This design comes from an exercise in tuning for small area on the open sky130 flow, not from production work. RTL that was checked went through simulation tests only; none was proved equivalent to the original. Not every run is shown, and edits may drop behaviour that the tests do not exercise. Function not checked in run 2: the RTL went through the layout flow alone. No activity file was given, so power comes from the tool's default toggle rates.

$ cat flow/run.sh
#!/bin/bash
# synth_recipe.tcl (not shown) runs the flow's synth.tcl, then flattens the netlist and writes it again
# the make line also repeats each setting of config.mk as NAME=value (left out here)
make -C /OpenROAD-flow-scripts/flow DESIGN_CONFIG=/design/flow/config.mk WORK_HOME=/design/flow/orfs CLKGATE_MAP_FILE= SYNTH_SCRIPT=/design/flow/synth_recipe.tcl finish
$ cat flow/config.mk
export PLATFORM = sky130hd
export DESIGN_NAME = microprocessor
export DESIGN_NICKNAME = microprocessor
export VERILOG_FILES = /design/flow/design.v
export SDC_FILE = /design/flow/constraint.sdc
export NUM_CORES = 4
export LEC_CHECK = 0
export CAP_MARGIN = 20
export CORE_MARGIN = 2
export CORE_UTILIZATION = 40
export SLEW_MARGIN = 20
$ cat flow/constraint.sdc
create_clock -name core_clock -period 8.5 [get_ports {fast_clock}]
set_input_delay 1.7000 -clock core_clock [delete_from_list [all_inputs] [get_ports {fast_clock}]]
set_output_delay 1.7000 -clock core_clock [all_outputs]
set_load 0.01 [all_outputs]
$ cat flow/design.v
`timescale 1ns / 1ps
module adder(
    input [7:0] in1,
    input [7:0] in2,
    output [7:0] out,
    input signal_aluop
);
    assign out = in1 + in2;
endmodule
`timescale 1ns / 1ps
module control_unit(
    input [1:0] opcode,
    output signal_memtoreg,
    output signal_regwrite,
    output signal_alusrc,
    output signal_branch,
    output signal_memread,
    output signal_memwrite,
    output signal_regdst,
    output signal_aluop
    );
    wire A;
    wire B;
    assign A = opcode[1];
    assign B = opcode[0];
    assign signal_regdst = ~A && ~B;
    assign signal_regwrite = ~A;
    assign signal_alusrc = (~A && B) || (A && ~B);
    assign signal_branch = A && B;
    assign signal_memread = ~A && B;
    assign signal_memwrite = A && ~B;
    assign signal_memtoreg = B;
    assign signal_aluop = ~A && ~B;
endmodule
`timescale 1ns / 1ps
module data_memory(
    input signal_memread,
    input signal_memwrite,
    input [7:0] address,
    input [7:0] data_to_write,
    input clock,
    input clear,
    output [7:0] data_out
    );
    reg [7:0] memory[0:31];
    assign data_out = (address < 8'd32) ? memory[address[4:0]] : 8'b0;
    always @(posedge clock or posedge clear) begin
        if (clear) begin
            memory[0] <= 8'b0;
            memory[1] <= 8'b1;
            memory[2] <= 8'b10;
            memory[3] <= 8'b11;
            memory[4] <= 8'b100;
            memory[5] <= 8'b101;
            memory[6] <= 8'b110;
            memory[7] <= 8'b111;
            memory[8] <= 8'b1000;
            memory[9] <= 8'b1001;
            memory[10] <= 8'b1010;
            memory[11] <= 8'b1011;
            memory[12] <= 8'b1100;
            memory[13] <= 8'b1101;
            memory[14] <= 8'b1110;
            memory[15] <= 8'b1111;
            memory[16] <= 8'b0;
            memory[17] <= 8'b11111111;
            memory[18] <= 8'b11111110;
            memory[19] <= 8'b11111101;
            memory[20] <= 8'b11111100;
            memory[21] <= 8'b11111011;
            memory[22] <= 8'b11111010;
            memory[23] <= 8'b11111001;
            memory[24] <= 8'b11111000;
            memory[25] <= 8'b11110111;
            memory[26] <= 8'b11110110;
            memory[27] <= 8'b11110101;
            memory[28] <= 8'b11110100;
            memory[29] <= 8'b11110011;
            memory[30] <= 8'b11110010;
            memory[31] <= 8'b11110001;
        end
        else begin
            if (signal_memwrite && (address < 8'd32)) begin
                memory[address[4:0]] <= data_to_write;
            end
        end
    end
endmodule
`timescale 1ns / 1ps
module hex_to_seven_segment(
    input [3:0] in,
    output reg [6:0] out
    );
    always @(in) begin
        case (in)
            4'd0: out <= 7'b1111110;
            4'd1: out <= 7'b0110000;
            4'd2: out <= 7'b1101101;
            4'd3: out <= 7'b1111001;
            4'd4: out <= 7'b0110011;
            4'd5: out <= 7'b1011011;
            4'd6: out <= 7'b1011111;
            4'd7: out <= 7'b1110000;
            4'd8: out <= 7'b1111111;
            4'd9: out <= 7'b1111011;
            4'd10: out <= 7'b1110111;
            4'd11: out <= 7'b0011111;
            4'd12: out <= 7'b1001110;
            4'd13: out <= 7'b0111101;
            4'd14: out <= 7'b1001111;
            4'd15: out <= 7'b1000111;
        endcase
    end
endmodule
`timescale 1ns / 1ps
module pc(
    input clock,
    input clear,
    input [7:0] next_pc,
    output [7:0] pc_out 
);
    reg [7:0] current_pc;
    assign pc_out = current_pc;
    always @(posedge clock or posedge clear) begin
        if (clear) begin
            current_pc <= 8'b0;
        end
        else begin
            current_pc <= next_pc;
        end
    end
endmodule
`timescale 1ns / 1ps
module register_file(
    input [1:0] read_reg1,
    input [1:0] read_reg2,
    input [1:0] write_reg,
    input [7:0] write_data,
    input signal_regwrite,
    input clock,
    input clear,
    output [7:0] output_reg1,
    output [7:0] output_reg2,
    output [7:0] reg0_segment,
    output [7:0] reg1_segment,
    output [7:0] reg2_segment,
    output [7:0] reg3_segment
    );
    reg [7:0] register [0:3];
    assign output_reg1 = register[read_reg1];
    assign output_reg2 = register[read_reg2];
    assign reg0_segment = register[0];
    assign reg1_segment = register[1];
    assign reg2_segment = register[2];
    assign reg3_segment = register[3];
    always @(posedge clock or posedge clear) begin
        if (clear) begin
            register[0] <= 8'b0;
            register[1] <= 8'b0;
            register[2] <= 8'b0;
            register[3] <= 8'b0;
        end
        else begin
            if (signal_regwrite) begin
                register[write_reg] <= write_data;
            end
        end
    end
endmodule
`timescale 1ns / 1ps
module sign_extend(
    input [1:0] in,
    output [7:0] out
);
    assign out = {in[1], in[1], in[1], in[1], in[1], in[1], in[1], in[0]};
endmodule
`timescale 1ns / 1ps
module microprocessor(
    input [7:0] instruction,
    input fast_clock,
    input clear,
    output [6:0] first_segment,
    output [6:0] second_segment,
    output [7:0] read_address,
    output [6:0] reg0_segment,
    output [6:0] reg1_segment,
    output [6:0] reg2_segment,
    output [6:0] reg3_segment
    );
    wire clock;
    assign clock = fast_clock;
    wire signal_memtoreg;
    wire signal_regwrite;
    wire signal_alusrc;
    wire signal_branch;
    wire signal_memread;
    wire signal_memwrite;
    wire signal_regdst;
    wire signal_aluop;
    wire [7:0] output_reg1;
    wire [7:0] output_reg2;
    wire [7:0] sign_extended_imm;
    wire [7:0] output_memory;
    wire [7:0] output_alu;
    wire [7:0] reg_write_data;
    assign reg_write_data = signal_memtoreg ? output_memory : output_alu;
    wire [7:0] incremented_pc;
    wire [7:0] displaced_pc;
    wire [7:0] next_pc;
    wire [7:0] output_pc;
    assign next_pc = signal_branch ? displaced_pc : incremented_pc;
    assign read_address = output_pc;
    wire [7:0] reg0_segment_;
    wire [7:0] reg1_segment_;
    wire [7:0] reg2_segment_;
    wire [7:0] reg3_segment_;
    control_unit control(
        .opcode(instruction[7:6]),
        .signal_aluop(signal_aluop),
        .signal_alusrc(signal_alusrc),
        .signal_branch(signal_branch),
        .signal_regdst(signal_regdst),
        .signal_memread(signal_memread),
        .signal_memtoreg(signal_memtoreg),
        .signal_memwrite(signal_memwrite),
        .signal_regwrite(signal_regwrite)
    );
    register_file regiters(
        .read_reg1(instruction[5:4]),
        .read_reg2(instruction[3:2]),
        .write_reg(signal_regdst ? instruction[1:0] : instruction[3:2]),
        .signal_regwrite(signal_regwrite),
        .clock(clock),
        .clear(clear),
        .write_data(reg_write_data),
        .output_reg1(output_reg1),
        .output_reg2(output_reg2),
        .reg0_segment(reg0_segment_),
        .reg1_segment(reg1_segment_),
        .reg2_segment(reg2_segment_),
        .reg3_segment(reg3_segment_)
    );
    data_memory data_memory(
        .clock(clock),
        .clear(clear),
        .signal_memread(signal_memread),
        .signal_memwrite(signal_memwrite),
        .address(output_alu),
        .data_to_write(output_reg2),
        .data_out(output_memory)
    );
    sign_extend sign_extend(
        .in(instruction[1:0]),
        .out(sign_extended_imm)
    );
    adder alu(
        .in1(output_reg1),
        .in2(signal_alusrc ? sign_extended_imm : output_reg2),
        .out(output_alu),
        .signal_aluop(signal_aluop)
    );
    hex_to_seven_segment first_seg(
        .in(reg_write_data[7:4]),
        .out(first_segment)
    );
    hex_to_seven_segment second_seg(
        .in(reg_write_data[3:0]),
        .out(second_segment)
    );
    adder incrementer(
        .in1(8'b1),
        .in2(output_pc),
        .out(incremented_pc),
        .signal_aluop(1'b1)
    );
    adder displacer(
        .in1(incremented_pc),
        .in2(sign_extended_imm),
        .out(displaced_pc),
        .signal_aluop(1'b1)
    );
    pc pc(
        .clock(clock),
        .clear(clear),
        .pc_out(output_pc),
        .next_pc(next_pc)
    );
    hex_to_seven_segment h1(
        .in(reg0_segment_[3:0]),
        .out(reg0_segment)
    );
    hex_to_seven_segment h2(
        .in(reg1_segment_[3:0]),
        .out(reg1_segment)
    );
    hex_to_seven_segment h3(
        .in(reg2_segment_[3:0]),
        .out(reg2_segment)
    );
    hex_to_seven_segment h4(
        .in(reg3_segment_[3:0]),
        .out(reg3_segment)
    );
endmodule
==> results.json, run 1 <==
{
  "drt_first_pass_iters": 7,
  "layout_setup_ws_ps": 164,
  "maxCapViolations": 0,
  "drtAntennaViolNets": 0,
  "slew_headroom_pct": 22.5,
  "dpl.hpwl_mm": 47.9,
  "ys_seq_elements": 296,
  "grt_pass1_wl_mm": 96.0,
  "hold_start": "data_memory.memory[7][7]",
  "drt_iter0_markers": 1275,
  "viasPerCell": 5.89,
  "status": "no timing/DRC/antenna violations",
  "crit_path_max_fanout": 14,
  "required_ps": 6800,
  "numCtsBuffers": 35,
  "min_path_type": "flop to flop",
  "slew_violations": 0,
  "whs_path_depth": 2,
  "endpoint": "first_segment[6]",
  "p_leak_nw": 8.99,
  "wl_per_cell_microns": 26.6,
  "portBuffers": 59,
  "power_density_nw_per_um2": 458,
  "grt_antenna_before_repair": 4,
  "synth_fp_nets": 1699,
  "finalCriticalPeriod_ps": 8340,
  "startpoint": "instruction[6]",
  "final_common_cell": "buf_4",
  "ff2ff_path_depth": 19,
  "clock_sinks": 296,
  "track_usage_pct": 30.1,
  "synthMuxAreaShare_pct": 14.9,
  "avgSynthCellArea_sq_um": 10.2,
  "dieArea_sq_um": 43200,
  "worst-r2r-setup-slack_ps": 2700,
  "cts_resized": 45,
  "worstMarginPinSlew_ps": 1160,
  "placed_area_sq_um": 19500,
  "synth_area_sq_um": 16600,
  "final_cell_mix": "251 x buf_4, 200 x nand2_1, 180 x o21ai_0, 172 x dfrtp_1, 154 x mux2_2",
  "r2r-end": "data_memory.memory[2][5]",
  "reg2reg_from": "regiters.register[0][0]",
  "hold_buffers": 0,
  "post_cts_buffers": 4,
  "gp_congestion": 1.05,
  "hold-path-endpoint": "data_memory.memory[7][7]",
  "synth-xor-area-share_pct": 1.05,
  "cp-end-kind": "primary output",
  "io_pins": 60,
  "finalSetupViolCount": 0,
  "grt_pass1_vias": 14187,
  "synthSimpleGateAreaFrac_pct": 12.1,
  "wl_mm": 65.1,
  "grt_max_degree": 162,
  "n_fill_cell": 3734
}
-- run 1: worst max-delay path: stages --
cell and delay [ps]:
clkdlybuf4s50_1 480, inv_1 80, ha_4 300, nand2_1 50
o21ai_1 70, ha_1 180, inv_1 60, fa_2 730
buf_6 240, nand2_2 180, nor3_2 240, buf_4 170
buf_4 140, buf_4 130, a22oi_1 110, a21oi_2 300
nor4_2 100, a31oi_2 380, buf_12 190, nand2_1 60
o221ai_1 160, clkdlybuf4s50_1 570
-- run 1: final cells by class --
type | count | area, sq um | share of cell area [%]
clock inverters | 12 | 215 | 1.02
diodes | 3 | 7.51 | 0.0356
flip-flops and latches | 296 | 7560 | 35.8
clock buffers | 51 | 1030 | 4.87
well taps | 532 | 666 | 3.15
repair buffers | 327 | 2790 | 13.2
multi-input cells | 1167 | 8630 | 40.9
inverters | 54 | 208 | 0.984
-- run 1: power by group --
part	switching, W	internal, W	total (W)
clock network	0.000603	0.00102	0.00163
logic	0.00308	0.00245	0.00553
registers	0.000470	0.00204	0.00251
-- run 1: metal layers --
layer	wire, microns	part of all wire (%)	up-vias	global-route usage, %
met3	5040	7.7	136	6.55
met4	2670	4.1	0	12.1
li1	-	-	6454	-
met5	0	0	-	0
met1	29400	45	7206	43.2
met2	28000	43	584	44.0
-- run 1: state kept, by name (all words and copies together) (netlist names) --
signal	count
regiters.register	32
data_memory.memory	256
pc.current_pc	8
-- run 1: Yosys cell counts, types with 9 or more instances --
cell      count  share of area [%]
a211oi_1     11               0.50
a21oi_1      53                1.6
a221oi_1      9               0.47
a22o_1       12               0.63
a22oi_1      30                1.4
a31oi_1      15               0.56
a32oi_1      16               0.84
and3_1       13               0.49
buf_2        30               0.90
clkbuf_1     71                1.6
dfrtp_1     172                 26
dfstp_2     124                 20
ha_1         57                4.3
inv_1        53                1.2
mux2_2      154                 10
mux2i_1      36                2.2
mux4_2       16                2.2
nand2_1     204                4.6
nand3_1      48                1.4
nand4_1      11               0.41
nor2_1       58                1.3
nor2_2       12               0.45
nor2b_1      10               0.38
nor3_1       29               0.87
o21a_1       12               0.54
o21ai_0     186                5.6
o21ai_1      10               0.30
o22ai_1       9               0.34
o32a_1        9               0.54
xnor2_1      15               0.79
-- run 1: metrics by stage --
step	cells	hold slack, ps	setup TNS, ps
finish	2442	473	0
global route	2439	490	-12.3
CTS	2433	476	-9.22
detailed placement	2366	463	-3440
global placement	2366	456	-3550
floorplan	1630	442	0
### PDN straps and rails, run 1

The bar under the picture is 50 microns long. Pins as bars on the die edge.
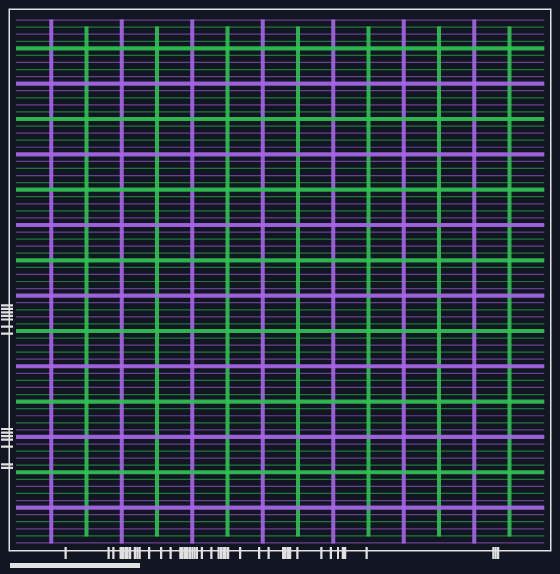
net	colour
VDD	green
VSS	purple
met4 straps	14
met5 straps	14
signal pins	60
rows	74
met1 rails	75
die extent in y: 208 microns
Worst VDD drop: 316 uV
core area: 40,900 sq um
die width: 208 microns

### Placed cells, one colour a class, run 1

The bar under the picture is 50 microns long.
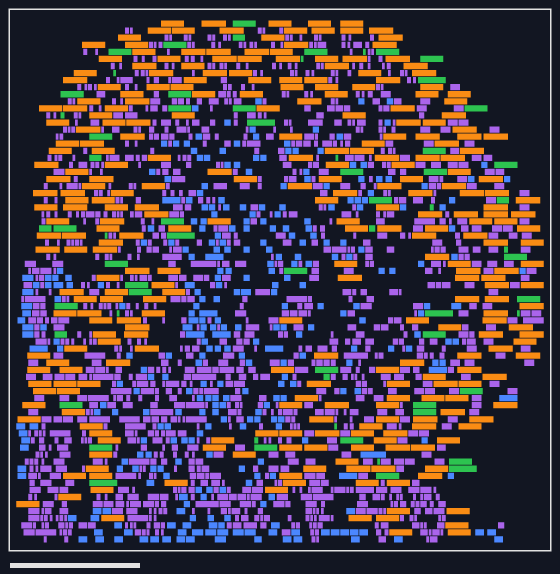
class	colour	cells
remaining buffers and delay cells	blue	327
clock drivers and dummy loads	green	63
registers	orange	296
remaining logic cells	purple	1,221
# rows: 74
fin util: 51.6%
Seq area share: 35.8%
Final Instance Area: 21,100 sq um

### Clock network drawn from the DEF, run 1

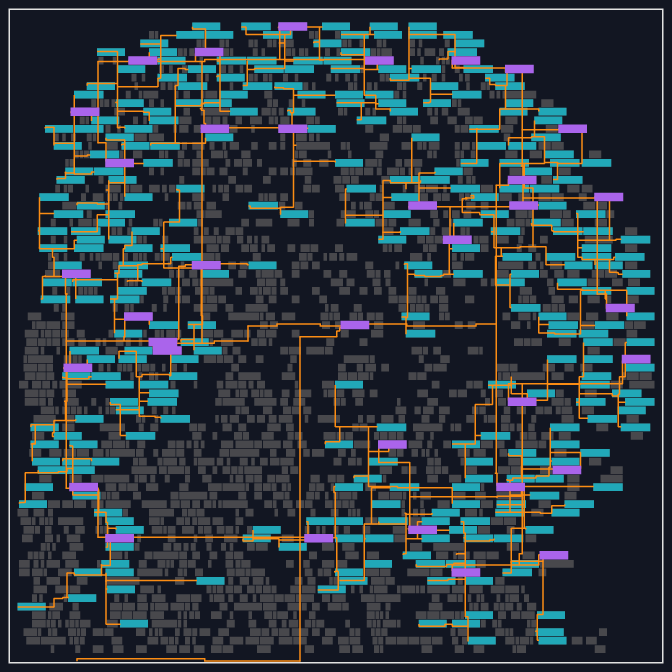
[clock-net drivers] purple | count: 35
[flip-flops] cyan | count: 296
[clock wires] orange | length: 4,080 microns
routed clock nets	36
Clock Skew: 14.6 ps
Clock net power: 0.00163 W
clock latency (worst-skew pair): 540 ps

--- run 2 (diff from run 1) ---
==> flow/design.v (replaced) <==
`timescale 1ns / 1ps
module hex_to_seven_segment(
    input [3:0] in,
    output reg [6:0] out
    );
    always @(in) begin
        case (in)
            4'd0: out <= 7'b1111110;
            4'd1: out <= 7'b0110000;
            4'd2: out <= 7'b1101101;
            4'd3: out <= 7'b1111001;
            4'd4: out <= 7'b0110011;
            4'd5: out <= 7'b1011011;
            4'd6: out <= 7'b1011111;
            4'd7: out <= 7'b1110000;
            4'd8: out <= 7'b1111111;
            4'd9: out <= 7'b1111011;
            4'd10: out <= 7'b1110111;
            4'd11: out <= 7'b0011111;
            4'd12: out <= 7'b1001110;
            4'd13: out <= 7'b0111101;
            4'd14: out <= 7'b1001111;
            4'd15: out <= 7'b1000111;
        endcase
    end
endmodule
`timescale 1ns / 1ps
module microprocessor(
    input [7:0] instruction,
    input fast_clock,
    input clear,
    output [6:0] first_segment,
    output [6:0] second_segment,
    output [7:0] read_address,
    output [6:0] reg0_segment,
    output [6:0] reg1_segment,
    output [6:0] reg2_segment,
    output [6:0] reg3_segment
    );
    wire [1:0] op = instruction[7:6];
    wire [1:0] rs = instruction[5:4];
    wire [1:0] rt = instruction[3:2];
    wire [1:0] rd = instruction[1:0];
    wire [7:0] imm = {{7{instruction[1]}}, instruction[0]};
    reg [7:0] pc;
    reg [7:0] r0, r1, r2, r3;
    reg [7:0] mem [0:31];
    wire [7:0] a = rs[1] ? (rs[0] ? r3 : r2) : (rs[0] ? r1 : r0);
    wire [7:0] b = rt[1] ? (rt[0] ? r3 : r2) : (rt[0] ? r1 : r0);
    wire use_imm = op[1] ^ op[0];
    wire [7:0] alu = a + (use_imm ? imm : b);
    wire inrange = (alu[7:5] == 3'b000);
    wire [31:0] sel;
    genvar g;
    generate
        for (g = 0; g < 32; g = g + 1) begin : dec
            assign sel[g] = inrange && (alu[4:0] == g);
        end
    endgenerate
    reg [7:0] mrd;
    integer k;
    always @* begin
        mrd = 8'b0;
        for (k = 0; k < 32; k = k + 1)
            mrd = mrd | (mem[k] & {8{sel[k]}});
    end
    wire [7:0] wdata = op[0] ? mrd : alu;
    wire store = op[1] & ~op[0];
    generate
        for (g = 0; g < 32; g = g + 1) begin : row
            wire [7:0] init = (g < 16) ? g : (g == 16) ? 8'd0 : (8'd16 - g);
            always @(posedge fast_clock or posedge clear) begin
                if (clear)
                    mem[g] <= init;
                else if (store && sel[g])
                    mem[g] <= b;
            end
        end
    endgenerate
    wire regwrite = ~op[1];
    wire [1:0] wr = op[0] ? rt : rd;
    always @(posedge fast_clock or posedge clear) begin
        if (clear) begin
            r0 <= 8'b0; r1 <= 8'b0; r2 <= 8'b0; r3 <= 8'b0;
        end else if (regwrite) begin
            case (wr)
                2'd0: r0 <= wdata;
                2'd1: r1 <= wdata;
                2'd2: r2 <= wdata;
                2'd3: r3 <= wdata;
            endcase
        end
    end
    wire branch = op[1] & op[0];
    always @(posedge fast_clock or posedge clear) begin
        if (clear)
            pc <= 8'b0;
        else
            pc <= pc + 8'd1 + (branch ? imm : 8'd0);
    end
    assign read_address = pc;
    hex_to_seven_segment s_hi(.in(wdata[7:4]), .out(first_segment));
    hex_to_seven_segment s_lo(.in(wdata[3:0]), .out(second_segment));
    hex_to_seven_segment s_r0(.in(r0[3:0]), .out(reg0_segment));
    hex_to_seven_segment s_r1(.in(r1[3:0]), .out(reg1_segment));
    hex_to_seven_segment s_r2(.in(r2[3:0]), .out(reg2_segment));
    hex_to_seven_segment s_r3(.in(r3[3:0]), .out(reg3_segment));
endmodule
--- a/flow/config.mk
+++ b/flow/config.mk
@@ -7,5 +7,6 @@
 export LEC_CHECK = 0
 export CAP_MARGIN = 20
 export CORE_MARGIN = 2
-export CORE_UTILIZATION = 40
+export CORE_UTILIZATION = 60
+export GPL_TIMING_DRIVEN = 0
 export SLEW_MARGIN = 20
### Metal layers overlaid, run 2

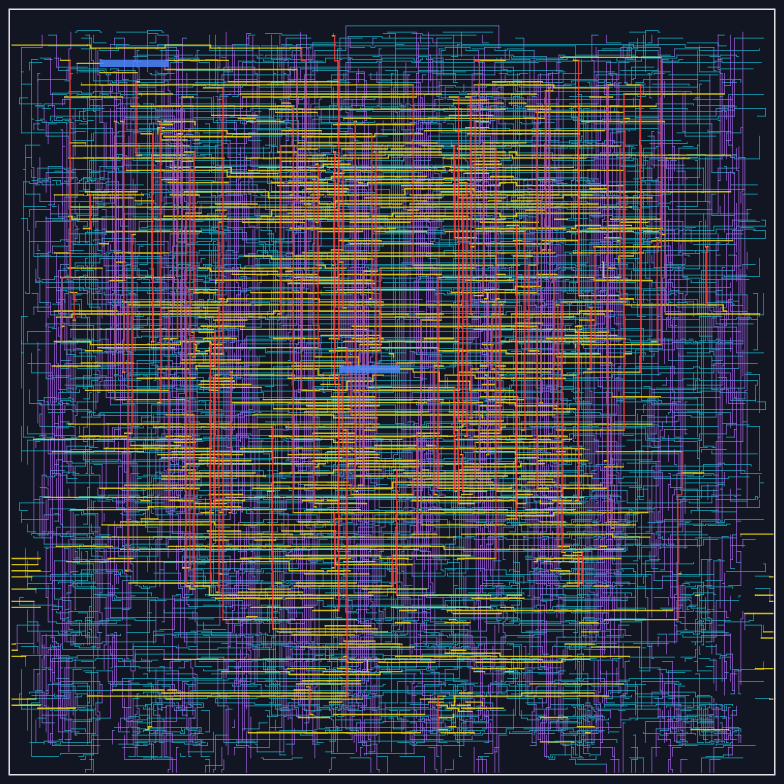
layer	colour	wire length
M3	yellow	9,010 microns
M1	cyan	25.0 mm
M2	purple	27.0 mm
M4	red	4,040 microns
M5	blue	25.8 microns
final WL: 65.1 mm
vias post-DR: 14.8k
Routed WL per cell: 30.9 microns

### Congestion heat map, run 2

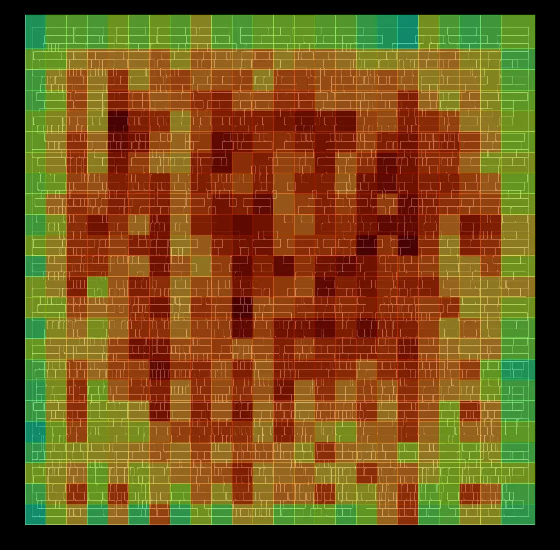
Tot GR Track Use: 44.7%
met2 Usage GRT: 64.1%

==> results.json, run 2 <==
{
  "layout.nets": 1813,
  "p_leak_nw": 8.42,
  "slew_headroom_pct": 19.2,
  "power.total_w": 0.00917,
  "placed_area_sq_um": 17700,
  "critical_path.max_stage_delay_ps": 500,
  "die_h_microns": 170,
  "power_density_nw_per_um2": 451,
  "drt_first_pass_iters": 8,
  "synth_top_area_share_pct": 26.0,
  "final_cell_mix": "205 x nand2_1, 190 x mux2_2, 172 x dfrtp_1, 160 x o21ai_0, 124 x dfstp_2",
  "numCtsBuffers": 31,
  "dpl.hpwl_mm": 45.4,
  "syn_inst": 1582,
  "crit_type": "primary input to primary output",
  "slew_violations": 0,
  "finalSetupViolCount": 1,
  "clk_pin_slew_worst_paths_ps": 60,
  "yosysSeqAreaShare_pct": 45.7,
  "min_path_type": "flop to flop",
  "so_faults": "setup timing",
  "grt_antenna_before_repair": 3,
  "maxCapViolations": 0,
  "dieArea_sq_um": 28900,
  "drtAntennaViolNets": 0,
  "synth_fp_nets": 1652,
  "synth_edf_count": 0,
  "worstMarginPinSlew_ps": 1210,
  "rows": 60,
  "hold_ws_ps": 480,
  "crit_arrival_ps": 6810,
  "num_antenna_cells": 0,
  "crit_path_max_fanout": 7,
  "n_fill_cell": 1840,
  "dp_cells": 1987,
  "io_pins": 60,
  "crit_top_cell": "buf_12",
  "grt_pass1_wl_mm": 93.4,
  "grt_pass1_vias": 14062,
  "dieWidth_microns": 170,
  "cp-end-kind": "primary output",
  "avgSynthCellArea_sq_um": 10.4,
  "cp-start-kind": "primary input",
  "gp_congestion": 1.03,
  "finalCriticalPeriod_ps": 8510,
  "regMostFlops": "mem",
  "max_clock_freq_mhz": 117,
  "ys_top_cells_by_area": "dfrtp_1 26%, dfstp_2 20%, mux2_2 13%",
  "tns_ps": -12.7,
  "pre_cts_ws_ps": -3080,
  "syn_to_final_growth_pct": 23.1,
  "clock_sinks": 296,
  "status": "finished with violations",
  "layout-drive-gt1-share_pct": 36.9,
  "viasPerCell": 7.02,
  "drt_iter0_markers": 1984,
  "initial_core_util_pct": 61.2,
  "synth_area_sq_um": 16500,
  "cp_slowest_cell": "a311oi_2",
  "synth-warning-count": 3,
  "final_common_cell": "nand2_1",
  "fin_area_sq_um": 20300,
  "hold_viol_final": 0,
  "grt_max_degree": 38,
  "ys_seq_elements": 296,
  "synth_cell_types": 89,
  "yosysTopAreaCell": "dfrtp_1",
  "layout_setup_ws_ps": -12.7,
  "ir_drop_uv": 264,
  "synth_ff_type": "dfrtp_1",
  "overflow": 0,
  "cts_tree": "built",
  "hold_buffers": 0,
  "drc": 0,
  "ys_top_cells_by_count": "211 x nand2_1, 191 x mux2_2, 172 x dfrtp_1",
  "largest_reg_flops": 256,
  "instances_no_fill": 2109,
  "htree_levels": 1,
  "yosysMostFrequentCell": "nand2_1",
  "root_buffer": "clkbuf_16",
  "synthArstFlopShare_pct": 100,
  "cts.path.max_buffers": 3,
  "portBuffers": 55,
  "required_ps": 6800,
  "post-route-period-util_pct": 100
}
### Placed cells, one colour a class, run 2

The bar under the picture is 50 microns long.
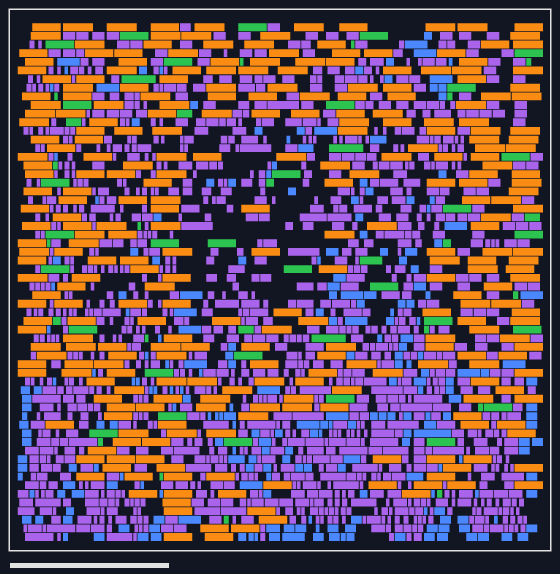
class	colour	cells
registers	orange	296
remaining logic cells	purple	1,174
remaining buffers and delay cells	blue	240
clock drivers and dummy loads	green	58
fin util: 75.3%
core area: 27,000 sq um
Seq area share: 37.2%

### Clock network drawn from the DEF, run 2

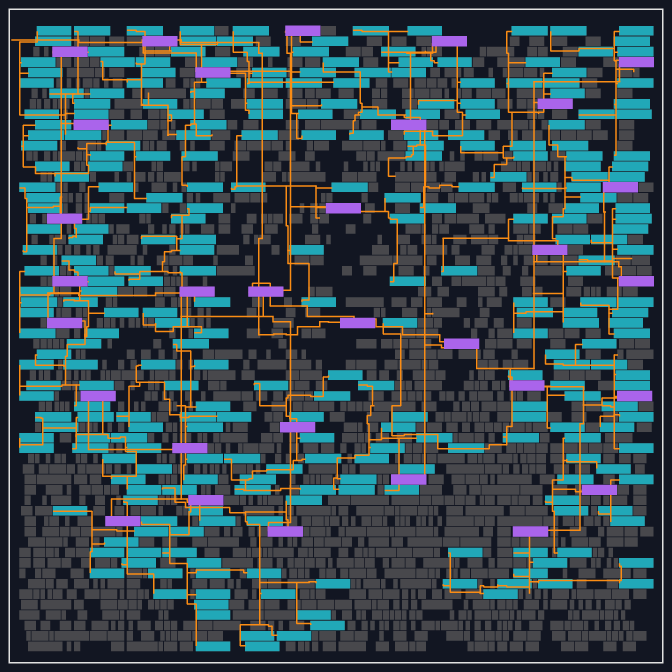
[clock wires] orange | length: 3,720 microns
[flip-flops] cyan | count: 296
[clock-net drivers] purple | count: 31
flops lie	widely spread
routed clock nets	32
Clock net power: 0.00140 W
clock share of power: 15.3%
Clock Skew: 22.2 ps
clock latency (worst-skew pair): 610 ps

[run 2: changes by cell type after synthesis, sizes merged, moves of 7 or more]
cell / before / now
a21oi: 55 / 48
o21ai: 196 / 168
mux2: 155 / 192
and3: 13 / 6
xnor2: 15 / 8
nand2: 204 / 212
o32a: 9 / 2
nor3: 32 / 24
inv: 53 / 44
[run 2: worst max-delay path, delay by kind of cell]
kind,cells,cell delay (ps)
compound gates,7,1730
buf+inv,10,1210
fa+ha+maj,3,850
mux,2,720
simple gates,4,560
[run 2: cell families after synthesis]
group                      synth area share (%)
AOI/OAI and AO/OA                          16.3
buffers and inverters                      4.13
adders and majority gates                  4.63
DFF                                        45.7
xor gates and xnor gates                   1.11
muxes                                      16.6
and+or+nand+nor                            11.5
[run 2: routing by layer]
layer / up-vias / share of wire [%] / global-route usage (%)
met5: - / 0.038 / 0
li1: 6073 / - / -
met3: 256 / 14 / 14.8
met1: 7341 / 38 / 61.0
met2: 1139 / 41 / 64.1
met4: 4 / 6.2 / 22.1
[run 2: report_power, final]
part	internal, W	leakage [nW]	switching [W]
Combinational	0.00200	4.31	0.00324
Clock	0.000800	0.507	0.000604
Sequential	0.00207	3.61	0.000453
Total	0.00487	8.42	0.00430
[run 2: layout make-up]
| cell class | instances | area (sq um) | share of cell area, % |
|---|---|---|---|
| Sequential cell | 296 | 7560 | 37.2 |
| Tap cell | 341 | 427 | 2.10 |
| Buffer | 101 | 736 | 3.62 |
| Clock inverter | 16 | 178 | 0.873 |
| Inverter | 44 | 171 | 0.843 |
| Timing Repair Buffer | 139 | 1350 | 6.63 |
| Clock buffer | 42 | 857 | 4.21 |
| Multi-Input combinational cell | 1130 | 9070 | 44.6 |
[run 2: final timing paths]
| check | startpoint | endpoint | slack, ps | cells past startpoint |
|---|---|---|---|---|
| setup reg to reg | r0[2] | mem[15][4] | 3080 | 19 |
| setup / recovery | instruction[3] | second_segment[3] | -10 | 26 |
| hold / removal | mem[1][4] | mem[1][4] | 480 | 2 |
| max in group asynchronous | clear | mem[5][0] | 5320 | 7 |
| min in group asynchronous | clear | mem[2][0] | 1580 | 2 |
| hold reg to reg | mem[1][4] | mem[1][4] | 480 | 2 |
[run 2: what timing repair did]
item                       CTS  global route
setup buffers               53            21
setup endpoints to repair   14            14
cloned                       1             0
resized for setup          219            74
pin swaps                   35            24

-- afterwards: timing with drivers on the ports --
The results above use ideal ports. As a check the final layouts listed here were re-extracted and re-timed, cells and wires unchanged. Step 1, drivers: a clkbuf_16 drives fast_clock and a buf_2 each remaining input, both assumed. Step 2 moves the port delays by t, midway between the first and last clock arrival at a register: inputs arrive t later, outputs are due t later. That takes back most of the time a late clock gives input paths. Three values: ideal, step 1, step 2; two values: the first two.
run	t, ns	setup WS [ns]	worst setup path after step 2	pins driven straight from the clock port
run 1	0.584	0.164 / 0.130 / 0.130	input to output	1
run 2	0.647	-0.013 / -0.060 / -0.060	input to output	1
For run 2, which loses most, drivers alone change the setup slack by -0.047 ns; drivers and shift together by -0.047 ns.
